Source: an optimization exercise on an open RTL-to-GDS flow (aim: small area, a short achievable clock period and few clock cycles per item). Production flows keep margins and buffers that such runs may drop.
Where RTL was checked, it was by simulation tests only, not by an equivalence proof against the original.
Some runs may be left out. An edit can pass the tests and still lose a function that they never use.
No functional check of the RTL was part of runs 4 to 6.
Power is estimated from default activity; no workload was simulated.

`design/flow/config.mk`:
```
export PLATFORM = sky130hd
export DESIGN_NAME = median_filter_unit
export DESIGN_NICKNAME = median_filter_unit
export VERILOG_FILES = /design/flow/design.v
export SDC_FILE = /design/flow/constraint.sdc
export NUM_CORES = 4
export LEC_CHECK = 0
export CAP_MARGIN = 20
export CELL_PAD_IN_SITES_DETAIL_PLACEMENT = 1
export CELL_PAD_IN_SITES_GLOBAL_PLACEMENT = 2
export CORE_MARGIN = 2
export CORE_UTILIZATION = 30
export GPL_TIMING_DRIVEN = 0
export PLACE_DENSITY = 0.45
export SETUP_SLACK_MARGIN = 1.5
export SLEW_MARGIN = 20
```
`design/flow/constraint.sdc`:
```
create_clock -name core_clock -period 8.0 [get_ports {CLK}]
set_input_delay 1.6000 -clock core_clock [delete_from_list [all_inputs] [get_ports {CLK}]]
set_output_delay 1.6000 -clock core_clock [all_outputs]
set_load 0.01 [all_outputs]
```
`design/flow/design.v`:
```
module pixel_mem (
    input  wire         clk,
    input  wire         we,
    input  wire [7:0]   waddr,
    input  wire [7:0]   wdata,
    input  wire [255:0] tag,
    input  wire [7:0]   base0,       
    input  wire [7:0]   base1,
    input  wire [7:0]   base2,
    input  wire [7:0]   base0n,      
    input  wire [7:0]   base1n,
    input  wire [7:0]   base2n,
    output wire [23:0]  row0,
    output wire [23:0]  row1,
    output wire [23:0]  row2,
    output wire [2:0]   tag1
);
    reg [7:0] mem0 [0:63];
    reg [7:0] mem1 [0:63];
    reg [7:0] mem2 [0:63];
    reg [7:0] mem3 [0:63];
    always @(posedge clk) begin
        if (we) begin
            case (waddr[1:0])
                2'd0: mem0[waddr[7:2]] <= wdata;
                2'd1: mem1[waddr[7:2]] <= wdata;
                2'd2: mem2[waddr[7:2]] <= wdata;
                default: mem3[waddr[7:2]] <= wdata;
            endcase
        end
    end
    function [8:0] bank_read;
        input [575:0] m;
        input [5:0]   idx;
        reg   [7:0]   hi, lo;
        reg   [8:0]   grp;
        integer e, k;
        begin
            hi = 8'd1 << idx[5:3];
            lo = 8'd1 << idx[2:0];
            bank_read = 9'd0;
            for (k = 0; k < 8; k = k + 1) begin
                grp = 9'd0;
                for (e = 0; e < 8; e = e + 1)
                    grp = grp | ({9{lo[e]}} & m[9*(8*k+e) +: 9]);
                bank_read = bank_read | ({9{hi[k]}} & grp);
            end
        end
    endfunction
    function [26:0] rotate3;
        input [1:0] s;
        input [8:0] d0, d1, d2, d3;
        begin
            case (s)
                2'd0: rotate3 = {d2, d1, d0};
                2'd1: rotate3 = {d3, d2, d1};
                2'd2: rotate3 = {d0, d3, d2};
                default: rotate3 = {d1, d0, d3};
            endcase
        end
    endfunction
    wire [575:0] m0, m1, m2, m3;
    genvar g;
    generate
        for (g = 0; g < 64; g = g + 1) begin : flat
            assign m0[9*g +: 9] = {tag[4*g+0], mem0[g]};
            assign m1[9*g +: 9] = {tag[4*g+1], mem1[g]};
            assign m2[9*g +: 9] = {tag[4*g+2], mem2[g]};
            assign m3[9*g +: 9] = {tag[4*g+3], mem3[g]};
        end
    endgenerate
    wire [5:0] e0 = base0[7:2], e0n = base0n[7:2];
    wire [5:0] e1 = base1[7:2], e1n = base1n[7:2];
    wire [5:0] e2 = base2[7:2], e2n = base2n[7:2];
    wire [26:0] r0 = rotate3(base0[1:0],
                             bank_read(m0, (base0[1:0] > 2'd0) ? e0n : e0),
                             bank_read(m1, (base0[1:0] > 2'd1) ? e0n : e0),
                             bank_read(m2, (base0[1:0] > 2'd2) ? e0n : e0),
                             bank_read(m3, e0));
    wire [26:0] r1 = rotate3(base1[1:0],
                             bank_read(m0, (base1[1:0] > 2'd0) ? e1n : e1),
                             bank_read(m1, (base1[1:0] > 2'd1) ? e1n : e1),
                             bank_read(m2, (base1[1:0] > 2'd2) ? e1n : e1),
                             bank_read(m3, e1));
    wire [26:0] r2 = rotate3(base2[1:0],
                             bank_read(m0, (base2[1:0] > 2'd0) ? e2n : e2),
                             bank_read(m1, (base2[1:0] > 2'd1) ? e2n : e2),
                             bank_read(m2, (base2[1:0] > 2'd2) ? e2n : e2),
                             bank_read(m3, e2));
    assign row0 = {r0[25:18], r0[16:9], r0[7:0]};
    assign row1 = {r1[25:18], r1[16:9], r1[7:0]};
    assign row2 = {r2[25:18], r2[16:9], r2[7:0]};
    assign tag1 = {r1[26], r1[17], r1[8]};
endmodule
module median9 (
    input  wire [71:0] v_i,
    output wire [7:0]  med_o
);
    function le8;
        input [7:0] x, y;
        reg   [7:0] g, e;
        reg   [3:0] g1, e1;
        reg   [1:0] g2, e2;
        integer n;
        begin
            g = x & ~y;
            e = ~(x ^ y);
            for (n = 0; n < 4; n = n + 1) begin
                g1[n] = g[2*n+1] | (e[2*n+1] & g[2*n]);
                e1[n] = e[2*n+1] & e[2*n];
            end
            for (n = 0; n < 2; n = n + 1) begin
                g2[n] = g1[2*n+1] | (e1[2*n+1] & g1[2*n]);
                e2[n] = e1[2*n+1] & e1[2*n];
            end
            le8 = ~(g2[1] | (e2[1] & g2[0]));
        end
    endfunction
    function [4:0] count4;
        input [3:0] b;
        begin
            count4[0] = ~b[0] & ~b[1] & ~b[2] & ~b[3];
            count4[4] =  b[0] &  b[1] &  b[2] &  b[3];
            count4[1] = (b[0] ^ b[1]) & ~(b[2] | b[3]) | (b[2] ^ b[3]) & ~(b[0] | b[1]);
            count4[3] = (b[0] ^ b[1]) &  (b[2] & b[3]) | (b[2] ^ b[3]) &  (b[0] & b[1]);
            count4[2] = ~count4[0] & ~count4[1] & ~count4[3] & ~count4[4];
        end
    endfunction
    wire [7:0] v [0:8];
    genvar g;
    generate
        for (g = 0; g < 9; g = g + 1) begin : unpack
            assign v[g] = v_i[8*g +: 8];
        end
    endgenerate
    reg [80:0] le;
    reg [7:0]  prior [0:8];
    reg [4:0]  lo, hi;
    reg [8:0]  sel;
    reg [7:0]  med;
    integer i, j, n;
    always @(*) begin
        le = 81'd0;
        for (i = 0; i < 9; i = i + 1)
            for (j = i + 1; j < 9; j = j + 1)
                le[i*9+j] = le8(v[i], v[j]);
        for (i = 0; i < 9; i = i + 1) begin
            n = 0;
            prior[i] = 8'd0;
            for (j = 0; j < 9; j = j + 1) begin
                if (j < i) begin prior[i][n] = le[j*9+i];  n = n + 1; end
                if (j > i) begin prior[i][n] = ~le[i*9+j]; n = n + 1; end
            end
            lo = count4(prior[i][3:0]);
            hi = count4(prior[i][7:4]);
            sel[i] = (lo[0] & hi[4]) | (lo[1] & hi[3]) | (lo[2] & hi[2]) |
                     (lo[3] & hi[1]) | (lo[4] & hi[0]);
        end
        med = 8'd0;
        for (i = 0; i < 9; i = i + 1)
            med = med | ({8{sel[i]}} & v[i]);
    end
    assign med_o = med;
endmodule
`timescale 1ns / 1ps
module median_filter_unit(
    input  wire                                             CLK,
    input  wire                                             RST,
    input  wire  [32-1:0]                        dina_i,
    input  wire  [2 + 8-1:0]       addra_i,
    input  wire                                             wea_i,
    input  wire                                             ena_i,
    output wire  [32-1:0]                        douta_o
);
    wire [1:0] mode_w = addra_i[9:8];
    wire [7:0] addr_w = addra_i[7:0];
    wire       wr_w   = ena_i & wea_i;
    reg        start_r;
    reg [8:0]  width_r;
    reg [8:0]  height_r;
    always @(posedge CLK or negedge RST) begin
        if (!RST)
            start_r <= 1'b0;
        else if (wr_w && mode_w == 2'd1)
            start_r <= dina_i[0];
    end
    always @(posedge CLK) begin
        if (wr_w && mode_w == 2'd2) width_r  <= dina_i[8:0];
        if (wr_w && mode_w == 2'd3) height_r <= dina_i[8:0];
    end
    reg [7:0] wm1_r;     
    reg [7:0] topn_r;    
    reg [7:0] botn_r;    
    reg [7:0] last_r;    
    always @(posedge CLK) begin
        wm1_r  <= width_r[7:0] - 8'd1;
        topn_r <= 8'd3 - width_r[7:0];
        botn_r <= width_r[7:0] + 8'd3;
        last_r <= (height_r[7:0] - 8'd1) * width_r[7:0];
    end
    function [7:0] add8;
        input [7:0] x, y;
        reg   [7:0] g, p, gg, pp, g2, p2;
        integer n, step;
        begin
            g = x & y;
            p = x ^ y;
            gg = g;
            pp = p;
            for (step = 1; step < 8; step = step * 2) begin
                g2 = gg;
                p2 = pp;
                for (n = step; n < 8; n = n + 1) begin
                    g2[n] = gg[n] | (pp[n] & gg[n-step]);
                    p2[n] = pp[n] & pp[n-step];
                end
                gg = g2;
                pp = p2;
            end
            add8 = p ^ {gg[6:0], 1'b0};
        end
    endfunction
    function lt8;
        input [7:0] x, y;
        reg   [7:0] l, e;
        reg   [3:0] l1, e1;
        reg   [1:0] l2, e2;
        integer n;
        begin
            l = ~x & y;
            e = ~(x ^ y);
            for (n = 0; n < 4; n = n + 1) begin
                l1[n] = l[2*n+1] | (e[2*n+1] & l[2*n]);
                e1[n] = e[2*n+1] & e[2*n];
            end
            for (n = 0; n < 2; n = n + 1) begin
                l2[n] = l1[2*n+1] | (e1[2*n+1] & l1[2*n]);
                e2[n] = e1[2*n+1] & e1[2*n];
            end
            lt8 = l2[1] | (e2[1] & l2[0]);
        end
    endfunction
    reg [255:0] col0_w;
    integer x, d;
    always @(*) begin
        for (x = 0; x < 256; x = x + 1) begin
            col0_w[x] = 1'b0;
            for (d = 1; d <= 256; d = d + 1)
                if (x % d == 0)
                    col0_w[x] = col0_w[x] | (width_r == d);
        end
    end
    wire [7:0]  base_top_w  = add8(addr_w, ~width_r[7:0]);    
    wire [7:0]  base_mid_w  = add8(addr_w, 8'hFF);            
    wire [7:0]  base_bot_w  = add8(addr_w, wm1_r);            
    wire [7:0]  base_topn_w = add8(addr_w, topn_r);
    wire [7:0]  base_midn_w = add8(addr_w, 8'd3);
    wire [7:0]  base_botn_w = add8(addr_w, botn_r);
    wire [23:0] row_top_w, row_mid_w, row_bot_w;
    wire [2:0]  col0_mid_w;
    pixel_mem pixel_mem_inst (
        .clk(CLK),
        .we(wr_w && mode_w == 2'd0),
        .waddr(addr_w),
        .wdata(dina_i[7:0]),
        .tag(col0_w),
        .base0(base_top_w),
        .base1(base_mid_w),
        .base2(base_bot_w),
        .base0n(base_topn_w),
        .base1n(base_midn_w),
        .base2n(base_botn_w),
        .row0(row_top_w),
        .row1(row_mid_w),
        .row2(row_bot_w),
        .tag1(col0_mid_w)
    );
    wire no_top_w   = width_r[8] | lt8(addr_w, width_r[7:0]);
    wire no_bot_w   = ~lt8(addr_w, last_r);
    wire no_left_w  = col0_mid_w[1];     
    wire no_right_w = col0_mid_w[2];     
    wire [23:0] mask_col_w = {{8{~no_right_w}}, 8'hFF, {8{~no_left_w}}};
    reg [71:0] window_r;
    always @(posedge CLK) begin
        window_r <= {row_bot_w & mask_col_w & {24{~no_bot_w}},
                     row_mid_w & mask_col_w,
                     row_top_w & mask_col_w & {24{~no_top_w}}};
    end
    wire [7:0] median_w;
    median9 median9_inst (
        .v_i(window_r),
        .med_o(median_w)
    );
    assign douta_o = (mode_w == 2'd1) ? {31'd0, start_r} : {24'd0, median_w};
endmodule
```
`design/flow/flow/run.sh`:
```
#!/bin/bash
# Layout flow: the standard flow, except that synthesis maps the logic
# with an area-oriented ABC script (flow/abc_area.script) in place of ORFS's
# delay-oriented one. Everything else in synthesis (register mapping,
# flattening, renaming) is the standard synthesis script, unchanged.
set -euo pipefail
work=$(pwd)
rm -rf "$work/scripts_abc"
cp -r "$FLOW_HOME/scripts" "$work/scripts_abc"
cp "$work/flow/abc_area.script" "$work/scripts_abc/abc_speed.script"
bash standard.sh SCRIPTS_DIR="$work/scripts_abc" synth > "$work/synth.log" 2>&1
bash standard.sh > "$work/layout.log" 2>&1
```
`design/flow/flow/abc_area.script`:
```
strash
&get -n
&fraig -x
&put
scorr
dc2
strash
&get -n
&dch -f
&nf
&put
```
`design/flow/standard.sh`:
```
#!/bin/bash
# synth_recipe.tcl (not shown) runs the flow's synth.tcl, then flattens the netlist and writes it again
# the make line also repeats each setting of config.mk as NAME=value (left out here)
make -C /OpenROAD-flow-scripts/flow DESIGN_CONFIG=/design/flow/config.mk WORK_HOME=/design/flow/orfs CLKGATE_MAP_FILE= SYNTH_SCRIPT=/design/flow/synth_recipe.tcl "${@:-finish}"
```
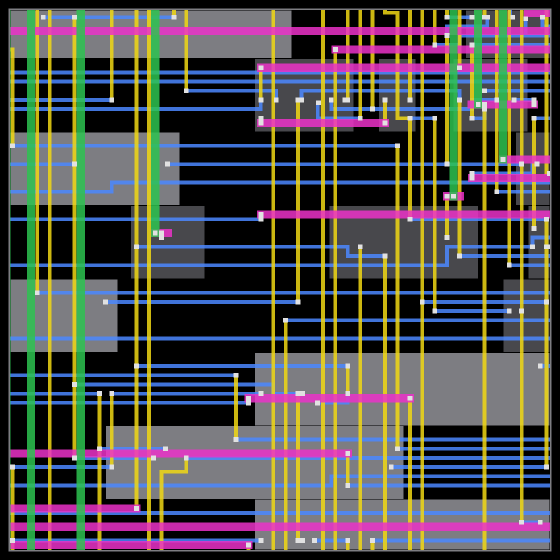
*Close-up of the layout, run 1*
Region (456, 145) to (476, 165) um. Cells in gray, sequential cells in the stronger gray; small squares are vias.
| layer | color |
|---|---|
| M1 | blue |
| M3 | magenta |
| M4 | green |
| M2 | yellow |
sequential cells in the window: 5
netlist names of flops here include: pixel_mem_inst.mem3 (5)
cells with their middle in the window: 12
most frequent: edfxtp_1 (5), a222oi_1 (2)

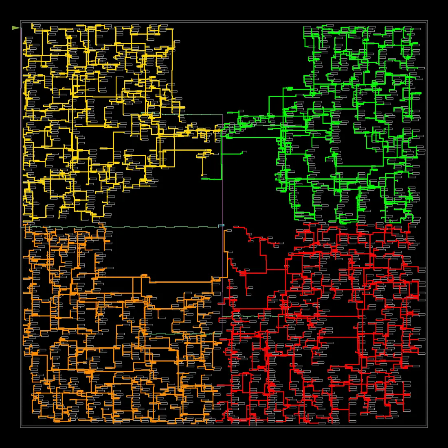
*The clock tree on the layout, run 1*
clk root buf: clkbuf_16
seq_cells: 2,167

==> flow_summary.yaml, run 1 <==
synthesis:
  yosys.area.top_type: "edfxtp_1"
  async_flop_share_pct: 0.0461
  ys_ff_latch: 2167
  synth_fa_ha_area_share_pct: 4.59
  synthMuxAreaShare_pct: 0.383
  synth_area_leaders: "edfxtp_1 54%, a222oi_1 12%, a22oi_1 4.9%"
  syn_avg_cell_area_um2: 12.5
  yosys.area_share.simple_pct: 10.3
  synth-xor-area-share_pct: 0.636
  syn_area_um2: 114000
  syn_inst: 9148
  yosys-top-cells-count: "2,065 x edfxtp_1, 1,397 x a222oi_1, 743 x a22oi_1"
  synth_top_family_by_area: "compound AO/OA/AOI/OAI gates"
  synth-edff-count: 2065
worst_setup_path:
  ff2ff_setup_slack_ns: 1.35
  crit_arrival_ns: 5.48
  setup.worst_path.class: "register to output pin"
  cp-end-kind: "output pin"
routing:
  avgViaCountPerCell: 7.31
  drt_iter0_drc: 26200
  drc: 0
  wl_um: 774000
  via_count: 116000
die:
  coreArea_um2: 379000
  die_y_um: 621
  ios: 78
  die_area_um2: 386000
status:
  status: "timing/DRC/antenna clean"
global_route:
  grt_pass1_vias: 111000
  grt_pass1_wl_um: 1030000
  grt.total_usage_pct: 38.4
  grt_max_degree: 99
  grt_remaining_overflow: 0
timing:
  relSlewSlack_pct: 14.9
  finalCritPeriodShare_pct: 88.4
  layout_min_cycle_time_ns: 7.08
  fmax_mhz: 141
cts:
  h-tree-depth: 5
  cts_buffer_depth: 4
  cts_buffers: 270
  clkSinkCount: 2167
  clkTransAtPathRegs_ns: 0.07
final_layout:
  final_core_util_pct: 39.4
  nNetsFinal: 11000
placement:
  place.port_buffers: 30
pwr:
  max-vdd-ir-drop_mv: 0.360
job:
  drv_cap: 0
Testbench counts for the RTL of run 1, summed over its fixed seeds: cycles 48, pixels 6,138.
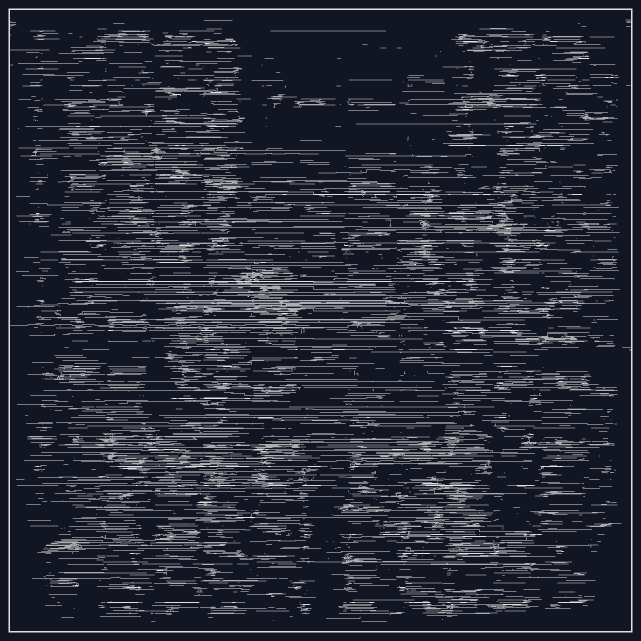
*The metal 3 layer, run 1*
Scale: 1 px per um.
longest straight run: 310 um
wire length on this layer: 85.5 mm
main direction: horizontal
nets with wire on the layer: 2,591
share of all routed wire: 11%

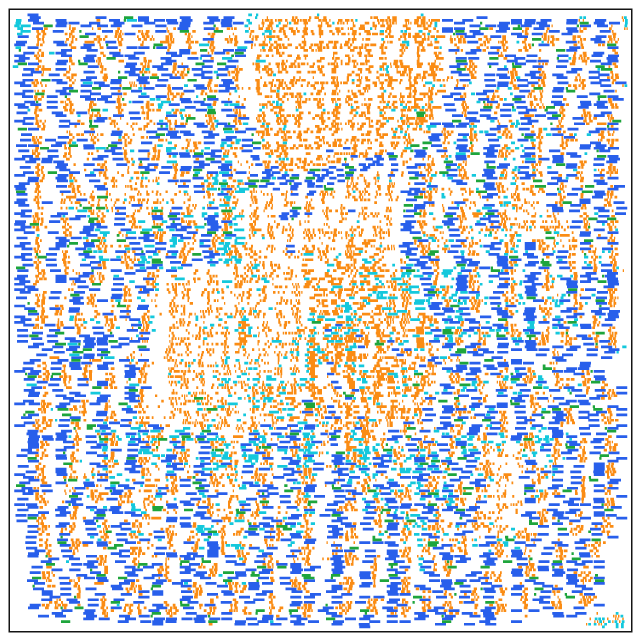
*Cells colored by class, run 1*
Scale: 1 px per um.
| class | color | cells |
|---|---|---|
| remaining logic cells | orange | 6,987 |
| remaining buffers and delay cells | cyan | 1,158 |
| clock drivers and dummy loads | green | 481 |
| registers | blue | 2,167 |

-- run 1: critical path: cells and delay by family, from the launching register on --
kind | cells | cell delay (ns)
flops | 1 | 0.38
buf+inv | 3 | 0.49
simple gates | 5 | 1.13
compound gates | 10 | 1.88
fa+ha+maj | 2 | 0.65
-- run 1: logic make-up after synthesis --
family / count (synthesis)
compound gates: 3798
buf+inv: 199
xor+xnor: 83
fa+ha+maj: 411
flops: 2167
other cells: 1
simple gates: 2446
mux: 43
-- run 1: power by group --
part           leakage [nW]  switching (W)  total, W  internal [W]
logic                  24.5         0.0129    0.0199       0.00699
registers              19.4       0.000304    0.0129        0.0126
clock network          4.24        0.00541    0.0125       0.00708
total                  48.1         0.0186    0.0453        0.0266
-- run 1: placed cells by master (no fill, tap or decap), types with 71 or more instances in the layout --
cell / netlist / routed
ha_1: 397 / 369
a222oi_1: 1397 / 1397
nor2_1: 562 / 387
nand2_2: 0 / 71
a31oi_1: 229 / 215
o21ai_0: 198 / 170
clkinv_1: 175 / 170
buf_8: 0 / 236
clkbuf_16: 0 / 271
buf_6: 0 / 340
a221oi_1: 272 / 230
o21a_1: 91 / 83
edfxtp_1: 2065 / 2065
o22ai_1: 136 / 133
nor3_1: 304 / 236
nor2_2: 0 / 159
nand2_1: 569 / 491
a21oi_1: 248 / 213
dfxtp_1: 101 / 75
a22oi_1: 743 / 722
nand3_1: 461 / 443
buf_4: 24 / 374
nand4_1: 75 / 75
buf_16: 0 / 104
and3_1: 95 / 91
-- run 1: repair_timing --
action,in CTS,in global routing
endpoints found under the setup margin,80,61
setup buffers,114,77
cloned,5,2
pin swaps,90,106
gates resized for setup,420,183
-- run 1: metal layers --
| metal | global-route usage, % | share of wire [%] |
|---|---|---|
| met5 | 0 | 0.026 |
| met4 | 21.2 | 6.7 |
| met3 | 9.24 | 11 |
| met2 | 58.4 | 43 |
| met1 | 50.1 | 39 |
-- run 1: layout make-up --
type                    count  area (um2)
clock inverters           160        1650
clock buffers             321        7030
diodes                     29        72.6
fillers                 39200      230000
repair buffers           1134       14500
multi-input cells        6812       54500
well taps                5016        6280
flip-flops and latches   2167       64100
plain buffers              24         180
inverters                 175         808
-- run 1: sequential cells by signal, indices dropped and copies added, names as in the netlist --
register / cells
botn_r: 8
height_r: 8
last_r: 8
pixel_mem_inst.mem0: 512
pixel_mem_inst.mem1: 512
pixel_mem_inst.mem2: 512
pixel_mem_inst.mem3: 512
start_r: 1
topn_r: 7
width_r: 9
window_r: 72
wm1_r: 6
-- run 1: per-stage QoR --
step                hold slack (ns)  worst slack (ns)  instance area (um2)
finish                        0.520             0.925               149000
global route                  0.539             0.765               149000
CTS                           0.521             0.842               147000
detailed placement            0.513             -2.72               136000
global placement              0.499             -6.85               122000
floorplan                     0.481              1.43               116000
-- run 1: worst paths after layout --
check,cells past startpoint,startpoint,endpoint
hold / removal,2,start_r,start_r
setup / recovery,20,window_r[25],douta_o[2]
hold reg to reg,2,start_r,start_r
max in group asynchronous,1,RST,start_r
min in group asynchronous,1,RST,start_r
setup reg to reg,17,width_r[3],window_r[21]
==> inputs of run 2 (changes only) <==
--- a/design/flow/config.mk
+++ b/design/flow/config.mk
@@ -9,8 +9,8 @@
 export CELL_PAD_IN_SITES_DETAIL_PLACEMENT = 1
 export CELL_PAD_IN_SITES_GLOBAL_PLACEMENT = 2
 export CORE_MARGIN = 2
-export CORE_UTILIZATION = 30
+export CORE_UTILIZATION = 35
 export GPL_TIMING_DRIVEN = 0
-export PLACE_DENSITY = 0.45
+export PLACE_DENSITY = 0.5
 export SETUP_SLACK_MARGIN = 1.5
 export SLEW_MARGIN = 20
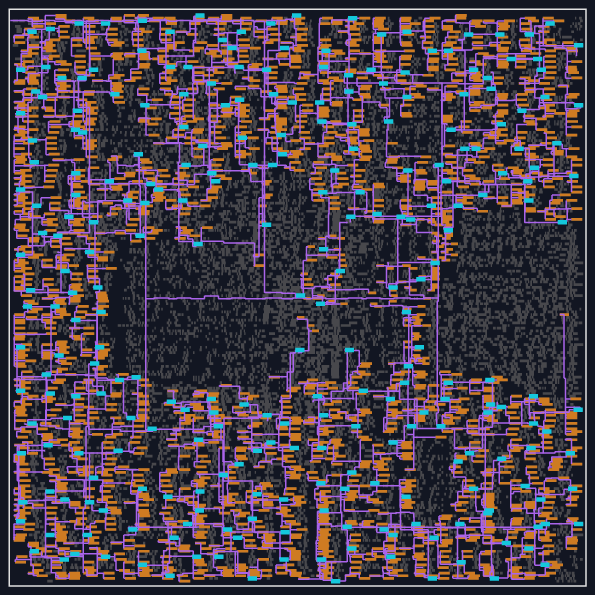
*Clock wires, drivers and flops, run 2*
Scale: 1 px per um.
[flip-flops] orange | count: 2,167
[clock wires] purple | length: 31.8 mm
[clock-net drivers] cyan | count: 270
flops lie: spread over the die

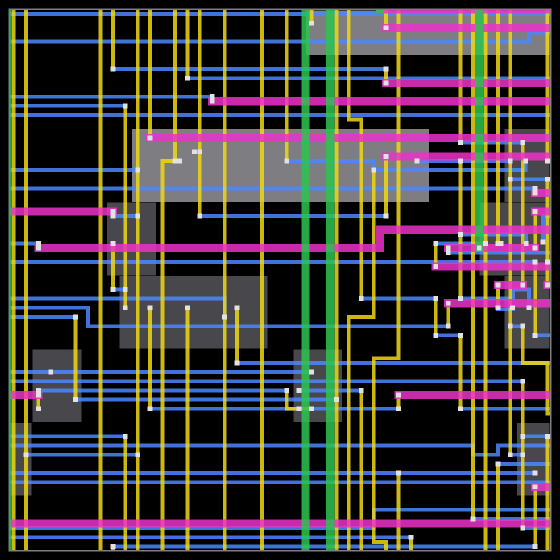
*Close-up of the layout, run 2*
Region (421, 134) to (441, 154) um. Cells in gray, sequential cells in the stronger gray; small squares are vias.
| layer | color |
|---|---|
| M2 | yellow |
| M3 | magenta |
| M4 | green |
| M1 | blue |
most frequent: nor3_1 (3), edfxtp_1 (2)
sequential cells in the window: 2
netlist names of flops here include: pixel_mem_inst.mem1 (2)
cells with their middle in the window: 8

==> run 2 against run 1 <==
Critical endpoint is now douta_o[7]. Wire length decreased by 4.7%. Worst hold slack improved by 0.11 ns. Still clean. Utilization increased by 6.0 points. Final cell count decreased by 4.4%. Highest routed layer unchanged. Register-to-register slack improved by 0.17 ns.
==> flow_summary.yaml, run 2 <==
final_layout:
  final_core_util_pct: 45.4
  final_area_um2: 147000
  nNetsFinal: 11000
  multi_input_area_um2: 54300
  mostFrequentLayoutCell: "edfxtp_1"
  final_cell_mix: "2,065 x edfxtp_1, 1,397 x a222oi_1, 722 x a22oi_1"
  regArea_um2: 64100
die:
  ios: 78
  start_util_pct: 35.2
  coreArea_um2: 325000
  die_area_um2: 331000
synthesis:
  yosys-top-cells-count: "2,065 x edfxtp_1, 1,397 x a222oi_1, 743 x a22oi_1"
  syn_inst: 9148
  ys_ff_latch: 2167
  async_flop_share_pct: 0.0461
  yosys.area.top_type: "edfxtp_1"
  synth_area_leaders: "edfxtp_1 54%, a222oi_1 12%, a22oi_1 4.9%"
  ys_seq_area_share_pct: 56.1
  syn_avg_cell_area_um2: 12.5
pwr:
  p_leak_nw: 47.6
  max-vdd-ir-drop_mv: 0.294
cts:
  cts_buffer_depth: 4
  insertion_delay_ns: 0.97
  clkTransAtPathRegs_ns: 0.06
  root_buffer: "clkbuf_16"
  h-tree-depth: 5
global_route:
  grt_remaining_overflow: 0
  antenna_found_initial: 81
  grt.total_usage_pct: 42.8
  grt_max_degree: 106
  grt_pass1_wl_um: 991000
  grt_pass1_vias: 111000
worst_setup_path:
  cp-end-kind: "output pin"
  crit_arrival_ns: 5.40
  crit_path_max_fanout: 8
timing:
  setup_slack_ns: 1.00
  fin_hold_ws_ns: 0.628
  fmax_mhz: 143
  final_hold_viol_count: 0
  relSlewSlack_pct: 5.31
  layout_min_cycle_time_ns: 7.00
  finalCritPeriodShare_pct: 87.5
job:
  drv_cap: 0
routing:
  avgViaCountPerCell: 7.77
  via_count: 118000
  drc: 0
  wl_um: 737000
  drt_iter0_drc: 29900
placement:
  pre_cts_ws_ns: -2.53
  place_area_um2: 134000
status:
  status: "timing/DRC/antenna clean"
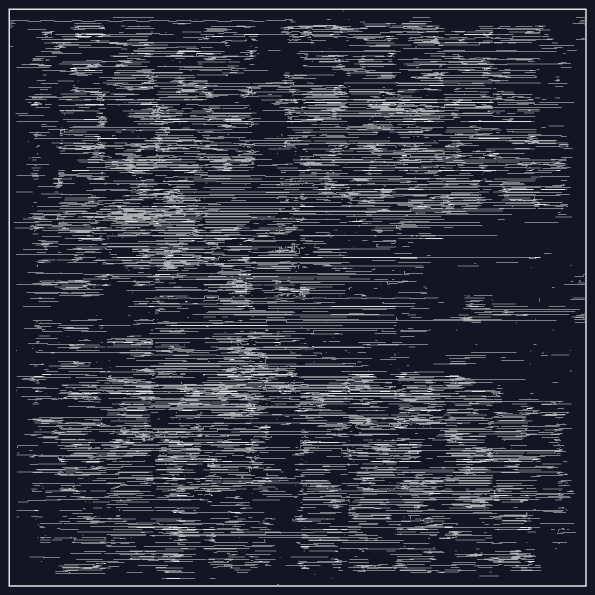
*The metal 3 layer, run 2*
Scale: 1 px per um.
main direction: horizontal
longest straight run: 278 um
wire length on this layer: 102 mm

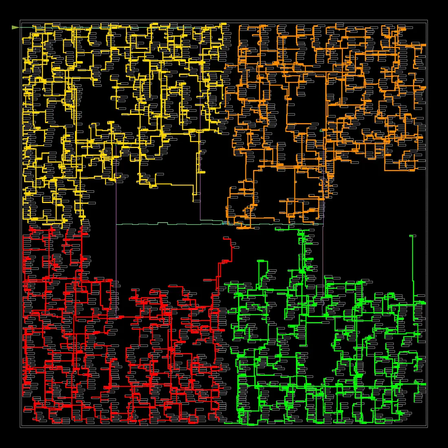
*The clock tree on the layout, run 2*
clock sink count: 2,167
total CTS buffers: 270

[run 2: routing by layer]
metal | vias to the layer above | GRT usage, % | share of wire [%] | wire length, um
met3 | 1968 | 13.6 | 14 | 102000
met4 | 60 | 23.3 | 6.6 | 48600
li1 | 44800 | - | - | -
met2 | 10700 | 62.4 | 42 | 308000
met1 | 60200 | 56.3 | 38 | 278000
met5 | - | 0 | 0.080 | 589
[run 2: cell type report]
type | instances | area share, %
antenna | 76 | 0.129
multi-input combinational | 6809 | 36.9
clock buffer | 338 | 4.97
timing repair buffer | 1084 | 9.16
tap | 4325 | 3.68
inverter | 175 | 0.543
clock inverter | 147 | 0.988
buffer | 24 | 0.122
sequential | 2167 | 43.6
[run 2: metrics by stage]
stage | TNS (ns) | instances
2_1_floorplan | 0 | 9171
3_3_place_gp | -7979.57 | 13500
3_5_place_dp | -111.64 | 14400
4_1_cts | 0 | 15000
5_1_grt | 0 | 15100
6_report | 0 | 15100
[run 2: cell families (layout without fill, tap and decap cells)]
group / count (synthesis) / in the layout / synth area share, %
XOR/XNOR: 83 / 83 / 0.636
adder cells (fa/ha/maj): 411 / 411 / 4.59
flip-flops: 2167 / 2167 / 56.1
AO/OA/AOI/OAI: 3798 / 3798 / 27.3
AND/OR/NAND/NOR: 2446 / 2450 / 10.3
multiplexers: 43 / 43 / 0.383
buffers and inverters: 199 / 1768 / 0.733
other: 1 / 100 / 0.00328
[run 2: critical path, cell delays in order (launching register included)]
cell,delay [ns]
dfxtp_4,0.39
clkinv_8,0.08
buf_4,0.13
ha_1,0.27
and3b_1,0.16
o21a_1,0.17
o21a_1,0.17
o21a_1,0.17
o21ai_2,0.12
a21oi_1,0.08
a211o_2,0.38
buf_4,0.17
ha_4,0.21
a22o_1,0.26
nor4_2,0.27
nand3_1,0.10
or3_1,0.32
nand4_1,0.12
buf_12,0.14
buf_6,0.11
a222oi_1,0.10
a31oi_2,0.31
buf_2,0.20
[run 2: path summary, 6_finish.rpt]
check,startpoint,end,slack (ns),depth (start not counted)
max in group asynchronous,RST,start_r,7.07,1
max reg2reg,width_r[1],window_r[17],1.52,16
max,window_r[65],douta_o[7],1.00,22
min reg2reg,start_r,start_r,0.63,2
min,start_r,start_r,0.63,2
min in group asynchronous,RST,start_r,0.83,1
[run 2: what timing repair did]
item | in CTS | in global routing
endpoints found under the setup margin | 80 | 79
pin swaps | 114 | 62
gates cloned | 3 | 1
setup buffers | 135 | 53
gates resized for setup | 453 | 121
[run 2: power breakdown]
part	leakage [nW]	switching [W]	internal [W]
Clock	4.30	0.00524	0.00728
Combinational	23.9	0.0127	0.00727
Sequential	19.4	0.000351	0.0126
==> inputs of run 3 (changes only) <==
==> design/flow/config.mk (replaced) <==
export PLATFORM = sky130hd
export DESIGN_NAME = median_filter_unit
export DESIGN_NICKNAME = median_filter_unit
export VERILOG_FILES = /design/flow/design.v
export SDC_FILE = /design/flow/constraint.sdc
export NUM_CORES = 4
export LEC_CHECK = 0
export CAP_MARGIN = 20
export CORE_MARGIN = 2
export CORE_UTILIZATION = 40
export GPL_TIMING_DRIVEN = 0
export MIN_ROUTING_LAYER = met2
export PLACE_DENSITY = 0.5
export SETUP_SLACK_MARGIN = 1.5
export SLEW_MARGIN = 20
==> run 3 against run 2 <==
The run now fails in global routing. Synthesized area is the same. Synthesized cell count is the same.
==> flow_summary.yaml, run 3 <==
die:
  rows: 196
  die_y_um: 538
  fp.dieW_um: 538
  ios: 78
  start_util_pct: 40.1
synthesis:
  synth_area_leaders: "edfxtp_1 54%, a222oi_1 12%, a22oi_1 4.9%"
  async_flop_share_pct: 0.0461
  synth_top_area_share_pct: 54.3
  yosysWarnings: 4
  yosys.area.top_type: "edfxtp_1"
  syn_avg_cell_area_um2: 12.5
  synth.most_common_cell: "edfxtp_1"
  ys.flop_type: "edfxtp_1"
  synth.distinct_cells: 72
  syn_area_um2: 114000
  yosys-top-cells-count: "2,065 x edfxtp_1, 1,397 x a222oi_1, 743 x a22oi_1"
  ys_seq_area_share_pct: 56.1
  synth-edff-count: 2065
  ys_ff_latch: 2167
  syn_inst: 9148
cts:
  root_buffer: "clkbuf_16"
  cts_buffers: 235
  h-tree-depth: 4
  cts_buffer_depth: 4
  clkSinkCount: 2167
global_route:
  grt_pass1_wl_um: 1060000
  grt_pass1_vias: 173000
  grt_max_degree: 113
  grt_remaining_overflow: 90
  grt.total_usage_pct: 77.0
status:
  stop_stage: "global routing"
  status: "did not finish"
  error: "[ERROR GRT-0116] Global routing finished with congestion. Check the congestion regions in the DRC Viewer."
placement:
  place_area_um2: 133000
  dp_hpwl_um: 501000
  place.port_buffers: 30
  place_congestion: 1.20
[run 3: cell counts after synthesis]
Identical to the previous run, type by type.
[run 3: cells by family after synthesis]
logic type	synth area share (%)
other	0.00328
XOR/XNOR	0.636
AO/OA/AOI/OAI	27.3
adder cells (fa/ha/maj)	4.59
AND/OR/NAND/NOR	10.3
flip-flops	56.1
buffers and inverters	0.733
multiplexers	0.383
[run 3: power groups by stage]
stage	sequential, W	combinational (W)	clock, W
4_1_cts	0.0129	0.0177	0.0110
3_5_place_dp	0.0131	0.0159	0
2_1_floorplan	0.0129	0.00753	0
3_3_place_gp	0.0132	0.0143	0
[run 3: worst max-delay path by stage]
stage | startpoint | to | slack (ns) | depth (start not counted)
global placement | addra_i[2] | window_r[51] | -5.89 | 13
detailed placement | addra_i[1] | window_r[7] | -3.04 | 15
CTS | window_r[57] | douta_o[3] | 1.04 | 20
floorplan | addra_i[0] | window_r[54] | 1.43 | 15
[run 3: through the flow]
step	hold slack (ns)	std cells	setup TNS (ns)	setup WS, ns	utilization, %
3_3_place_gp	0.545	13000	-7133.59	-5.89	42.4
4_1_cts	0.563	14300	0	1.04	50.3
3_5_place_dp	0.555	13800	-140.15	-3.04	46.6
2_1_floorplan	0.481	9171	0	1.43	-
[run 3: layer usage]
| layer | global-route usage [%] | GRT overflow |
|---|---|---|
| met1 | - | - |
| met2 | 79.7 | 2 |
| met3 | 85.9 | 69 |
| met4 | 59.0 | 9 |
| met5 | 64.1 | 10 |
[run 3: what timing repair did]
action                     4_1_cts
pin swaps                      113
setup buffers                  136
gates resized for setup        430
setup endpoints to repair      196
hold endpoints to repair         0
hold buffers                     0
cloned                           6
==> inputs of run 4 (changes only) <==
--- a/design/flow/design.v
+++ b/design/flow/design.v
@@ -32,19 +32,11 @@
     function [8:0] bank_read;
         input [575:0] m;
         input [5:0]   idx;
-        reg   [7:0]   hi, lo;
-        reg   [8:0]   grp;
-        integer e, k;
-        begin
-            hi = 8'd1 << idx[5:3];
-            lo = 8'd1 << idx[2:0];
+        integer e;
+        begin
             bank_read = 9'd0;
-            for (k = 0; k < 8; k = k + 1) begin
-                grp = 9'd0;
-                for (e = 0; e < 8; e = e + 1)
-                    grp = grp | ({9{lo[e]}} & m[9*(8*k+e) +: 9]);
-                bank_read = bank_read | ({9{hi[k]}} & grp);
-            end
+            for (e = 0; e < 64; e = e + 1)
+                bank_read = bank_read | ({9{idx == e}} & m[9*e +: 9]);
         end
     endfunction
     function [26:0] rotate3;
==> design/flow/run.sh (new file) <==
#!/bin/bash
# synth_recipe.tcl (not shown) runs the flow's synth.tcl, then flattens the netlist and writes it again
# the make line also repeats each setting of config.mk as NAME=value (left out here)
make -C /OpenROAD-flow-scripts/flow DESIGN_CONFIG=/design/flow/config.mk WORK_HOME=/design/flow/orfs CLKGATE_MAP_FILE= SYNTH_SCRIPT=/design/flow/synth_recipe.tcl finish
--- a/design/flow/config.mk
+++ b/design/flow/config.mk
@@ -7,9 +7,7 @@
 export LEC_CHECK = 0
 export CAP_MARGIN = 20
 export CORE_MARGIN = 2
-export CORE_UTILIZATION = 40
+export CORE_UTILIZATION = 30
 export GPL_TIMING_DRIVEN = 0
-export MIN_ROUTING_LAYER = met2
-export PLACE_DENSITY = 0.5
 export SETUP_SLACK_MARGIN = 1.5
 export SLEW_MARGIN = 20
removed: design/flow/flow/run.sh
removed: design/flow/flow/abc_area.script
removed: design/flow/standard.sh
==> run 4 against run 3 <==
The run again fails in global routing. Synthesized area rose by 19%. Synthesized cell count rose by 46%.
==> flow_summary.yaml, run 4 <==
placement:
  pre_cts_ws_ns: -4.73
  dp_hpwl_um: 1310000
  place_inst: 20500
  place_congestion: 1.31
  place.port_buffers: 29
die:
  die_y_um: 678
  rows: 247
  fp.dieW_um: 678
  start_util_pct: 30.1
  ios: 78
cts:
  cts_buffers: 284
  cts_buffer_depth: 4
  clkSinkCount: 2167
  h-tree-depth: 5
  cts-hold-fix-buffers: 0
  root_buffer: "clkbuf_16"
synthesis:
  ys_ff_latch: 2167
  async_flop_share_pct: 0.0461
  yosys.area.top_type: "edfxtp_1"
  yosysWarnings: 4
  synth.distinct_cells: 124
  yosys-top-cells-count: "2,065 x edfxtp_1, 1,163 x a22oi_1, 1,019 x nand2_1"
  synth_top_area_share_pct: 45.5
  ys_seq_area_share_pct: 47.0
  syn_area_um2: 136000
  ys.flop_type: "edfxtp_1"
  syn_inst: 13400
  synth-edff-count: 2065
  synth.most_common_cell: "edfxtp_1"
  synth_area_leaders: "edfxtp_1 45%, a22oi_1 6.4%, ha_1 3.6%"
  syn_avg_cell_area_um2: 10.2
status:
  error: "[ERROR GRT-0232] Routing congestion too high. Check the congestion heatmap in the GUI."
  status: "did not finish"
  stop_stage: "global routing"
global_route:
  grt_max_degree: 109
  grt.total_usage_pct: 76.1
  grt_remaining_overflow: 4
==> run 4: cell types whose count changed after synthesis, sizes merged, moves of 313 or more <==
| cell | delta |
|---|---|
| a22oi | +422 |
| nand2 | +451 |
| nor2 | +326 |
| clkbuf | +687 |
| a222oi | -1131 |
| a21oi | +350 |
| a22o | +313 |
==> run 4: logic make-up after synthesis <==
kind of cell / Yosys count / synth area share, %
AOI/OAI and AO/OA: 4979 / 27.5
xor gates and xnor gates: 90 / 0.599
adders and majority gates: 411 / 3.85
buffers and inverters: 1190 / 3.52
DFF: 2167 / 47.0
muxes: 206 / 1.62
other: 1 / 0.00275
and+or+nand+nor: 4345 / 15.9
==> run 4: through the flow <==
step                hold slack [ns]  area, um2
global placement              0.614     144000
floorplan                     0.426     136000
detailed placement            0.620     169000
CTS                           0.636     183000
==> run 4: routing by layer <==
metal,global-route usage (%),overflow
met1,78.0,1
met2,84.0,1
met5,56.5,0
met3,69.5,2
met4,69.3,0
==> run 4: how the worst min path moves through the flow <==
stage | from | end | slack (ns) | cells past startpoint
after floorplan | width_r[2] | topn_r[2] | 0.43 | 0
after CTS | start_r | start_r | 0.64 | 1
after detailed placement | start_r | start_r | 0.62 | 1
after global placement | start_r | start_r | 0.61 | 1
==> run 4: power by group through the flow <==
stage | combinational (W) | sequential [W] | clock, W
global placement | 0.0190 | 0.0132 | 0
CTS | 0.0220 | 0.0128 | 0.0135
detailed placement | 0.0210 | 0.0131 | 0
floorplan | 0.00765 | 0.0129 | 0
==> run 4: what timing repair did <==
| item | 4_1_cts |
|---|---|
| hold endpoints to repair | 0 |
| setup buffers | 137 |
| gates resized for setup | 954 |
| pin swaps | 77 |
| endpoints found under the setup margin | 336 |
==> inputs of run 5 (changes only) <==
--- a/design/flow/config.mk
+++ b/design/flow/config.mk
@@ -7,7 +7,5 @@
 export LEC_CHECK = 0
 export CAP_MARGIN = 20
 export CORE_MARGIN = 2
-export CORE_UTILIZATION = 30
-export GPL_TIMING_DRIVEN = 0
-export SETUP_SLACK_MARGIN = 1.5
+export CORE_UTILIZATION = 40
 export SLEW_MARGIN = 20
==> run 5 against run 4 <==
The flow again stops in global routing. Synthesized area unchanged. Synthesized cell count unchanged.
==> flow_summary.yaml, run 5 <==
status:
  stop_stage: "global routing"
  status: "did not finish"
  error: "[ERROR GRT-0116] Global routing finished with congestion. Check the congestion regions in the DRC Viewer."
die:
  die_y_um: 588
  ios: 78
  rows: 214
  fp.dieW_um: 588
  start_util_pct: 40.2
placement:
  place_inst: 18900
  place.port_buffers: 30
  place_congestion: 1.46
  dp_hpwl_um: 958000
  pre_cts_ws_ns: -0.144
synthesis:
  syn_inst: 13400
  ys.flop_type: "edfxtp_1"
  yosysWarnings: 4
  synth.distinct_cells: 124
  syn_avg_cell_area_um2: 10.2
  synth_top_area_share_pct: 45.5
  yosys.area.top_type: "edfxtp_1"
  synth_area_leaders: "edfxtp_1 45%, a22oi_1 6.4%, ha_1 3.6%"
  yosys-top-cells-count: "2,065 x edfxtp_1, 1,163 x a22oi_1, 1,019 x nand2_1"
  async_flop_share_pct: 0.0461
  synth-edff-count: 2065
  synth.most_common_cell: "edfxtp_1"
  ys_ff_latch: 2167
  syn_area_um2: 136000
  ys_seq_area_share_pct: 47.0
cts:
  cts_buffers: 267
  cts_resized: 0
  root_buffer: "clkbuf_16"
  post-cts-setup-buffers: 0
  cts_buffer_depth: 4
  cts-hold-fix-buffers: 0
  h-tree-depth: 5
  clkSinkCount: 2167
global_route:
  grt.total_usage_pct: 78.9
  grt_pass1_vias: 169000
  grt_remaining_overflow: 125
  grt_pass1_wl_um: 1810000
  grt_max_degree: 153
[run 5: cell counts after synthesis]
Identical to the previous run, type by type.
[run 5: worst min-delay path by stage]
stage / slack (ns) / start / endpoint / cells after the start
floorplan: 0.43 / width_r[2] / topn_r[2] / 0
global placement: 0.49 / start_r / start_r / 1
detailed placement: 0.50 / start_r / start_r / 1
CTS: 0.51 / start_r / start_r / 1
[run 5: routing by layer]
metal,global-route usage [%],GRT overflow
met4,70.2,53
met5,51.5,0
met1,82.3,2
met2,87.8,64
met3,70.9,6
[run 5: logic make-up after synthesis]
kind of cell               after synthesis  synth area share (%)
muxes                                  206                  1.62
and+or+nand+nor                       4345                  15.9
AOI/OAI and AO/OA                     4979                  27.5
DFF                                   2167                  47.0
other                                    1               0.00275
buffers and inverters                 1190                  3.52
xor gates and xnor gates                90                 0.599
adders and majority gates              411                  3.85
[run 5: power by group through the flow]
stage / logic, W / clock network (W) / registers, W
2_1_floorplan: 0.00765 / 0 / 0.0129
3_3_place_gp: 0.0180 / 0 / 0.0130
3_5_place_dp: 0.0180 / 0 / 0.0130
4_1_cts: 0.0180 / 0.0123 / 0.0128
[run 5: per-stage QoR]
stage	utilization [%]	hold slack, ns	instance area [um2]
floorplan	-	0.426	136000
global placement	46.3	0.495	157000
detailed placement	46.4	0.501	158000
CTS	48.9	0.515	166000
==> inputs of run 6 (changes only) <==
--- a/design/flow/config.mk
+++ b/design/flow/config.mk
@@ -5,7 +5,9 @@
 export SDC_FILE = /design/flow/constraint.sdc
 export NUM_CORES = 4
 export LEC_CHECK = 0
+export ABC_CLOCK_PERIOD_IN_PS = 5000
 export CAP_MARGIN = 20
 export CORE_MARGIN = 2
 export CORE_UTILIZATION = 40
+export SETUP_SLACK_MARGIN = 2.0
 export SLEW_MARGIN = 20
==> run 6 against run 5 <==
The run again fails in global routing. Synthesized cell count unchanged. Synthesized area did not move.
==> flow_summary.yaml, run 6 <==
status:
  status: "did not finish"
  stop_stage: "global routing"
  error: "[ERROR GRT-0116] Global routing finished with congestion. Check the congestion regions in the DRC Viewer."
synthesis:
  ys_seq_area_share_pct: 47.0
  syn_avg_cell_area_um2: 10.2
  synth.most_common_cell: "edfxtp_1"
  ys_ff_latch: 2167
  yosys.area.top_type: "edfxtp_1"
  synth-edff-count: 2065
  yosysWarnings: 4
  yosys-top-cells-count: "2,065 x edfxtp_1, 1,163 x a22oi_1, 1,019 x nand2_1"
  async_flop_share_pct: 0.0461
  syn_area_um2: 136000
  synth_top_area_share_pct: 45.5
  synth.distinct_cells: 124
  synth_area_leaders: "edfxtp_1 45%, a22oi_1 6.4%, ha_1 3.6%"
  ys.flop_type: "edfxtp_1"
  syn_inst: 13400
global_route:
  grt_remaining_overflow: 524
  grt_pass1_vias: 173000
  grt.total_usage_pct: 79.4
  grt_max_degree: 134
  grt_pass1_wl_um: 1830000
cts:
  h-tree-depth: 4
  cts-hold-fix-buffers: 0
  root_buffer: "clkbuf_16"
  cts_buffers: 243
  cts_buffer_depth: 4
  clkSinkCount: 2167
die:
  start_util_pct: 40.2
  ios: 78
  die_y_um: 588
  rows: 214
  fp.dieW_um: 588
placement:
  place.port_buffers: 30
  place_congestion: 1.45
  place_inst: 19100
  dp_hpwl_um: 974000
[run 6: cell counts after synthesis]
No cell type changed its count.
[run 6: metrics by stage]
step	worst slack, ns	setup TNS, ns	hold slack, ns	instance area (um2)	util, %
floorplan	2.01	0	0.426	137000	-
CTS	1.55	0	0.637	172000	50.5
global placement	-0.401	-2.45	0.620	160000	47.1
detailed placement	-0.319	-1.78	0.623	160000	47.2
[run 6: power by group through the flow]
stage | sequential, W | combinational (W) | clock [W]
CTS | 0.0128 | 0.0197 | 0.0118
detailed placement | 0.0130 | 0.0185 | 0
global placement | 0.0130 | 0.0185 | 0
floorplan | 0.0129 | 0.00766 | 0
[run 6: per-layer routing]
layer / overflow / GRT usage, %
met5: 3 / 53.3
met1: 7 / 82.1
met2: 261 / 89.1
met4: 225 / 72.0
met3: 28 / 70.2
[run 6: logic make-up after synthesis]
logic type / share of synthesized area [%]
xor gates and xnor gates: 0.599
and+or+nand+nor: 15.9
other: 0.00275
adders and majority gates: 3.85
buffers and inverters: 3.52
AOI/OAI and AO/OA: 27.5
muxes: 1.62
DFF: 47.0
[run 6: repair_timing]
item / in CTS
pin swaps: 109
setup buffers: 95
cloned: 6
endpoints found under the setup margin: 80
gates resized for setup: 547
[run 6: how the worst max path moves through the flow]
stage           startpoint      endpoint  slack, ns  cells past startpoint
4_1_cts        window_r[9]    douta_o[6]       1.55                     21
3_5_place_dp    addra_i[1]   window_r[8]      -0.32                     19
3_3_place_gp    addra_i[1]  window_r[53]      -0.40                     22
2_1_floorplan   addra_i[1]  window_r[56]       2.01                     16
==> inputs of run 7 (changes only) <==
--- a/design/flow/design.v
+++ b/design/flow/design.v
@@ -32,11 +32,19 @@
     function [8:0] bank_read;
         input [575:0] m;
         input [5:0]   idx;
-        integer e;
-        begin
+        reg   [7:0]   hi, lo;
+        reg   [8:0]   grp;
+        integer e, k;
+        begin
+            hi = 8'd1 << idx[5:3];
+            lo = 8'd1 << idx[2:0];
             bank_read = 9'd0;
-            for (e = 0; e < 64; e = e + 1)
-                bank_read = bank_read | ({9{idx == e}} & m[9*e +: 9]);
+            for (k = 0; k < 8; k = k + 1) begin
+                grp = 9'd0;
+                for (e = 0; e < 8; e = e + 1)
+                    grp = grp | ({9{lo[e]}} & m[9*(8*k+e) +: 9]);
+                bank_read = bank_read | ({9{hi[k]}} & grp);
+            end
         end
     endfunction
     function [26:0] rotate3;
==> design/flow/flow/run.sh (new file) <==
#!/bin/bash
# Layout flow: the standard flow, except for how synthesis maps the logic.
# The median module (median9, combinational only) is kept apart until the end of
# synthesis and mapped with ORFS's own delay-oriented ABC script; the rest of the
# design is mapped with an area-oriented ABC script (flow/abc_area.script).
# Everything else in synthesis (register mapping, flattening, renaming) is the
# standard synthesis script, unchanged, so the registers are the standard ones.
set -euo pipefail
work=$(pwd)
rm -rf "$work/scripts_abc"
cp -r "$FLOW_HOME/scripts" "$work/scripts_abc"
cp "$FLOW_HOME/scripts/abc_speed.script" "$work/scripts_abc/abc_fast.script"
cp "$work/flow/abc_area.script" "$work/scripts_abc/abc_speed.script"
sed -i 's|^  log_cmd abc {\*}\$abc_args$|  set fast_args [lreplace $abc_args 1 1 $::env(SCRIPTS_DIR)/abc_fast.script]\n  log_cmd abc {*}$fast_args median9\n  log_cmd abc {*}$abc_args median_filter_unit|' "$work/scripts_abc/synth.tcl"
grep -q 'abc_fast.script' "$work/scripts_abc/synth.tcl"
bash standard.sh SCRIPTS_DIR="$work/scripts_abc" SYNTH_KEEP_MODULES=median9 synth > "$work/synth.log" 2>&1
bash standard.sh > "$work/layout.log" 2>&1
==> design/flow/flow/abc_area.script (new file) <==
strash
&get -n
&fraig -x
&put
scorr
dc2
strash
&get -n
&dch -f
&nf
&put
==> design/flow/standard.sh (new file) <==
#!/bin/bash
# synth_recipe.tcl (not shown) runs the flow's synth.tcl, then flattens the netlist and writes it again
# the make line also repeats each setting of config.mk as NAME=value (left out here)
make -C /OpenROAD-flow-scripts/flow DESIGN_CONFIG=/design/flow/config.mk WORK_HOME=/design/flow/orfs CLKGATE_MAP_FILE= SYNTH_SCRIPT=/design/flow/synth_recipe.tcl "${@:-finish}"
--- a/design/flow/config.mk
+++ b/design/flow/config.mk
@@ -5,9 +5,12 @@
 export SDC_FILE = /design/flow/constraint.sdc
 export NUM_CORES = 4
 export LEC_CHECK = 0
-export ABC_CLOCK_PERIOD_IN_PS = 5000
 export CAP_MARGIN = 20
+export CELL_PAD_IN_SITES_DETAIL_PLACEMENT = 1
+export CELL_PAD_IN_SITES_GLOBAL_PLACEMENT = 2
 export CORE_MARGIN = 2
-export CORE_UTILIZATION = 40
+export CORE_UTILIZATION = 30
+export GPL_TIMING_DRIVEN = 0
+export PLACE_DENSITY = 0.45
 export SETUP_SLACK_MARGIN = 2.0
 export SLEW_MARGIN = 20
removed: design/flow/run.sh
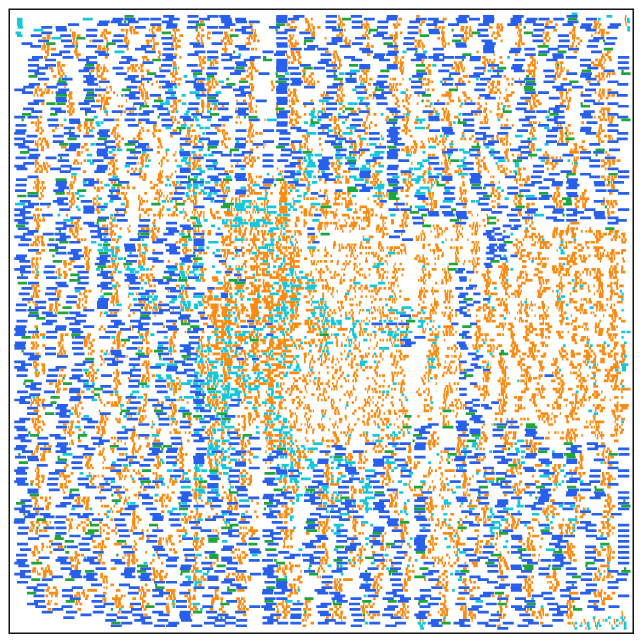
*Cells colored by class, run 7*
Scale: 1 px per um.
| class | color | cells |
|---|---|---|
| remaining logic cells | orange | 7,089 |
| remaining buffers and delay cells | cyan | 1,300 |
| registers | blue | 2,167 |
| clock drivers and dummy loads | green | 487 |

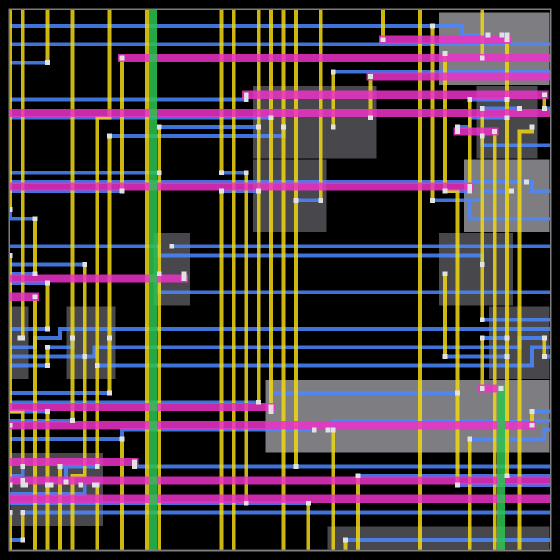
*Close-up of the layout, run 7*
Region (457, 146) to (477, 166) um. Cells in gray, sequential cells in the stronger gray; small squares are vias.
| layer | color |
|---|---|
| M3 | magenta |
| M1 | blue |
| M2 | yellow |
| M4 | green |
cells with their middle in the window: 8
netlist names of flops here include: pixel_mem_inst.mem2 (1)
sequential cells in the window: 1
most frequent: buf_4 (2)

==> run 7 against run 6 <==
The run now finishes clean. Synthesized area down 16%. Synthesized cell count down 31%.
==> flow_summary.yaml, run 7 <==
status:
  status: "timing/DRC/antenna clean"
global_route:
  grt_pass1_vias: 113000
  grt_remaining_overflow: 0
  grt_pass1_wl_um: 1060000
  grt.total_usage_pct: 39.5
  antenna_found_initial: 46
  grt_max_degree: 102
synthesis:
  synth_top_area_share_pct: 54.0
  syn_avg_cell_area_um2: 12.4
  yosys.area.top_type: "edfxtp_1"
  yosys-top-cells-count: "2,065 x edfxtp_1, 1,306 x a222oi_1, 744 x a22oi_1"
  async_flop_share_pct: 0.0461
  yosysWarnings: 4
  syn_inst: 9247
  synth.distinct_cells: 102
  syn_area_um2: 115000
  synth.most_common_cell: "edfxtp_1"
  ys_seq_area_share_pct: 55.8
  synth_area_leaders: "edfxtp_1 54%, a222oi_1 11%, a22oi_1 4.9%"
  ys_ff_latch: 2167
  synth-edff-count: 2065
  ys.flop_type: "edfxtp_1"
timing:
  worstMarginPinSlew_ns: 1.36
  setup_viol: 0
  rsz0062_at_grt: "yes"
  finalCritPeriodShare_pct: 88.5
  skew_ns: 0.0748
  slew_viol_final: 0
  final_hold_viol_count: 0
  layout_min_cycle_time_ns: 7.08
  fmax_mhz: 141
  relSlewSlack_pct: 9.29
pwr:
  max-vdd-ir-drop_mv: 0.318
  p_leak_nw: 49.6
  power.density_nw_per_um2: 302
worst_hold_path:
  hold_path_startpoint: "start_r"
  holdPathStages: 1
  hold_class: "register to register"
  min_to: "start_r"
final_layout:
  final_cells: 16100
  final_cell_mix: "2,065 x edfxtp_1, 1,306 x a222oi_1, 730 x a22oi_1"
  final_area_um2: 152000
  nNetsFinal: 11300
  mostFrequentLayoutCell: "edfxtp_1"
  final_core_util_pct: 39.8
  drive_above_1_share_pct: 24.1
  area.growth.synth_to_final_pct: 32.5
placement:
  place_congestion: 0.939
  place.port_buffers: 30
  place_area_um2: 136000
  dp_hpwl_um: 573000
  place_inst: 15200
routing:
  wl_per_cell_um: 49.6
  via_count: 118000
  avgViaCountPerCell: 7.36
  drt_iter0_drc: 28200
  drc: 0
  ant_nets: 0
  drt_pass1_iterations: 17
worst_setup_path:
  r2r_cells: 17
  start_kind: "register"
  cp-end-kind: "output pin"
  crit_path_max_fanout: 7
  worstReg2RegEnd: "window_r[22]"
  worstPathRequired_ns: 6.40
  r2r_start: "width_r[2]"
  ff2ff_setup_slack_ns: 2.04
  crit_arrival_ns: 5.48
  setup.worst_path.class: "register to output pin"
die:
  coreArea_um2: 382000
  start_util_pct: 30.1
  fp.dieW_um: 623
  rows: 227
  ios: 78
  die_y_um: 623
cts:
  cts_buffer_depth: 4
  clkTransAtPathRegs_ns: 0.06
  tritoncts: "yes"
  clkSinkCount: 2167
  root_buffer: "clkbuf_16"
job:
  drv_cap: 0
Testbench counts for the RTL of run 7, summed over its fixed seeds: cycles 48, pixels 6,138.
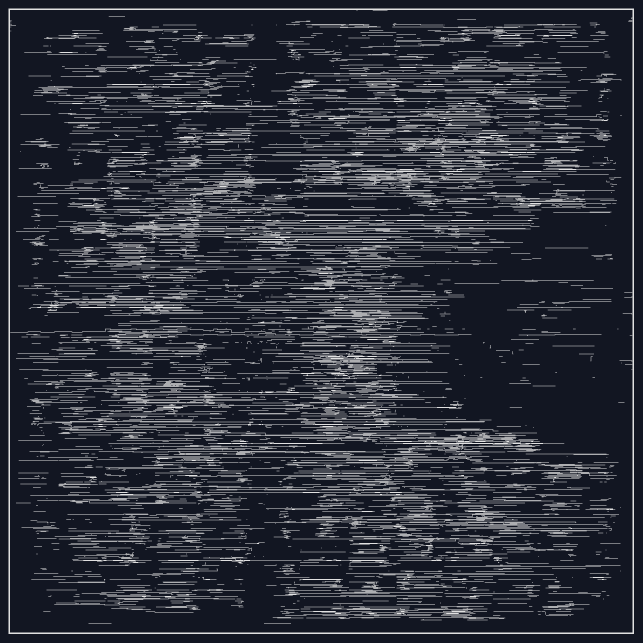
*The metal 3 layer, run 7*
Scale: 1 px per um.
main direction: horizontal
nets with wire on the layer: 2,708

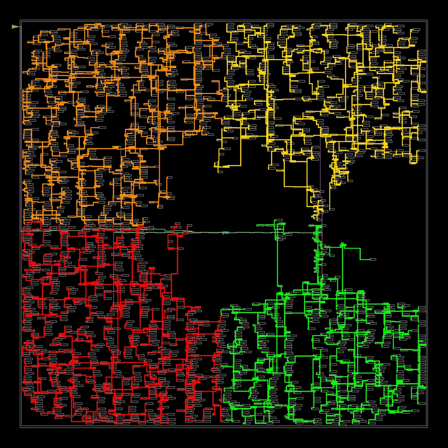
*The clock tree on the layout, run 7*
total CTS buffers: 276
htree depth: 5

run 7: cell count changes after synthesis, sizes merged, moves of 132 or more:
cell    delta
a22oi    -421
and3     -132
a22o     -312
a32oi    -176
nand3    -309
o21ai    -184
nand2    -382
nand4    -264
a21oi    -329
buf      -291
clkbuf   -684
nor3     -167
a222oi  +1040
nor2     -301
run 7: cells by family after synthesis:
group	after synthesis	synth area share, %
fa+ha+maj	404	4.50
xor+xnor	88	0.671
compound gates	3834	27.3
flops	2167	55.8
simple gates	2500	10.6
other cells	1	0.00327
mux	46	0.408
buf+inv	207	0.773
run 7: cell type report:
cell class | instances | area, um2
Timing Repair Buffer | 1269 | 15700
Tap cell | 5038 | 6300
Fill cell | 39500 | 230000
Buffer | 31 | 228
Antenna cell | 18 | 45.0
Multi-Input combinational cell | 6913 | 56000
Sequential cell | 2167 | 64100
Clock inverter | 156 | 1760
Inverter | 176 | 786
Clock buffer | 331 | 7190
run 7: how the worst max path moves through the flow:
| stage | start | end | slack (ns) | cells after the start |
|---|---|---|---|---|
| 3_5_place_dp | addra_i[1] | window_r[65] | -2.68 | 19 |
| 5_1_grt | window_r[69] | douta_o[0] | 0.76 | 15 |
| 6_report | window_r[38] | douta_o[0] | 0.92 | 16 |
| 3_3_place_gp | addra_i[2] | window_r[69] | -6.84 | 12 |
| 2_1_floorplan | addra_i[0] | window_r[67] | 1.55 | 14 |
| 4_1_cts | window_r[49] | douta_o[2] | 0.84 | 21 |
run 7: report_power, final:
group | leakage [nW] | total [W] | switching (W) | internal (W)
sequential | 19.4 | 0.0129 | 0.000344 | 0.0126
combinational | 25.8 | 0.0203 | 0.0132 | 0.00709
clock | 4.37 | 0.0128 | 0.00546 | 0.00729
total | 49.6 | 0.0459 | 0.0190 | 0.0269
run 7: layer usage:
metal  GRT usage, %  up-vias  share of wire, %
met5              0        -             0.019
met4           20.6       22               6.7
met3           11.0     1946                12
met2           59.0     9666                42
met1           51.8    61400                39
li1               -    45400                 -
run 7: worst max-delay path, cell delays in order (launching register included):
cell	delay [ns]
dfxtp_1	0.71
inv_1	0.26
ha_1	0.36
nand4_1	0.13
a211oi_1	0.07
or3_1	0.45
buf_6	0.18
inv_1	0.18
ha_1	0.21
o21a_1	0.13
nor3_1	0.04
and4_1	0.19
or4_4	0.58
and2_4	0.19
a2111o_1	0.41
mux2_4	0.32
buf_6	0.13
run 7: per-module statistics from Yosys, one instance, submodules excluded:
module / area (um2) / cells inside / copies in the design
median_filter_unit: 107000 / 8285 / 1
median9: 7980 / 962 / 1
run 7: stage by stage:
stage	TNS [ns]	setup WS [ns]	total power [W]	hold WS (ns)
final	0	0.923	0.0459	0.517
after floorplan	0	1.55	0.0208	0.450
after detailed placement	-138.90	-2.68	0.0305	0.485
after global routing	0	0.763	0.0469	0.544
after CTS	0	0.844	0.0447	0.512
after global placement	-9094.04	-6.84	0.0289	0.486
run 7: repair_timing:
action	CTS	global route
hold buffers	0	0
buffers inserted	252	145
pin swaps	139	136
gates cloned	16	6
gates resized for setup	569	254
setup endpoints to repair	184	79

-- re-timing with driven ports --
In the flow no input, the clock included, has a driving cell. The finished layouts below were timed again as built, in two steps.
Step 1 (the two cells are an assumption about what drives the block):
set clk [get_ports {CLK}]
set_driving_cell -lib_cell sky130_fd_sc_hd__clkbuf_16 $clk
set_driving_cell -lib_cell sky130_fd_sc_hd__buf_2 [delete_from_list [all_inputs] $clk]
Step 2 times the ports against the registers' clock, not the clock port: input delays grow and output delays shrink by t, the midpoint of the rising clock arrivals with the driver on.
a / b / c = ideal ports / drivers / drivers and shift; a / b = the first two.
run	t (ns)	slack for setup (ns)	worst setup path after step 2	worst register clock-pin slew, ns	worst data-port slew with drivers (ns)
run 1	1.043	0.925 / 0.815 / 0.106	input to register	0.07 / 0.07	0.26
run 2	1.056	1.000 / 0.881 / 0.217	input to register	0.07 / 0.07	0.27
run 7	1.052	0.923 / 0.810 / 0.625	input to register	0.07 / 0.07	0.38
After both steps every run listed still meets setup and hold. The setup slack of run 1, which loses most, moves by -0.110 ns with the drivers and by -0.819 ns with both steps.
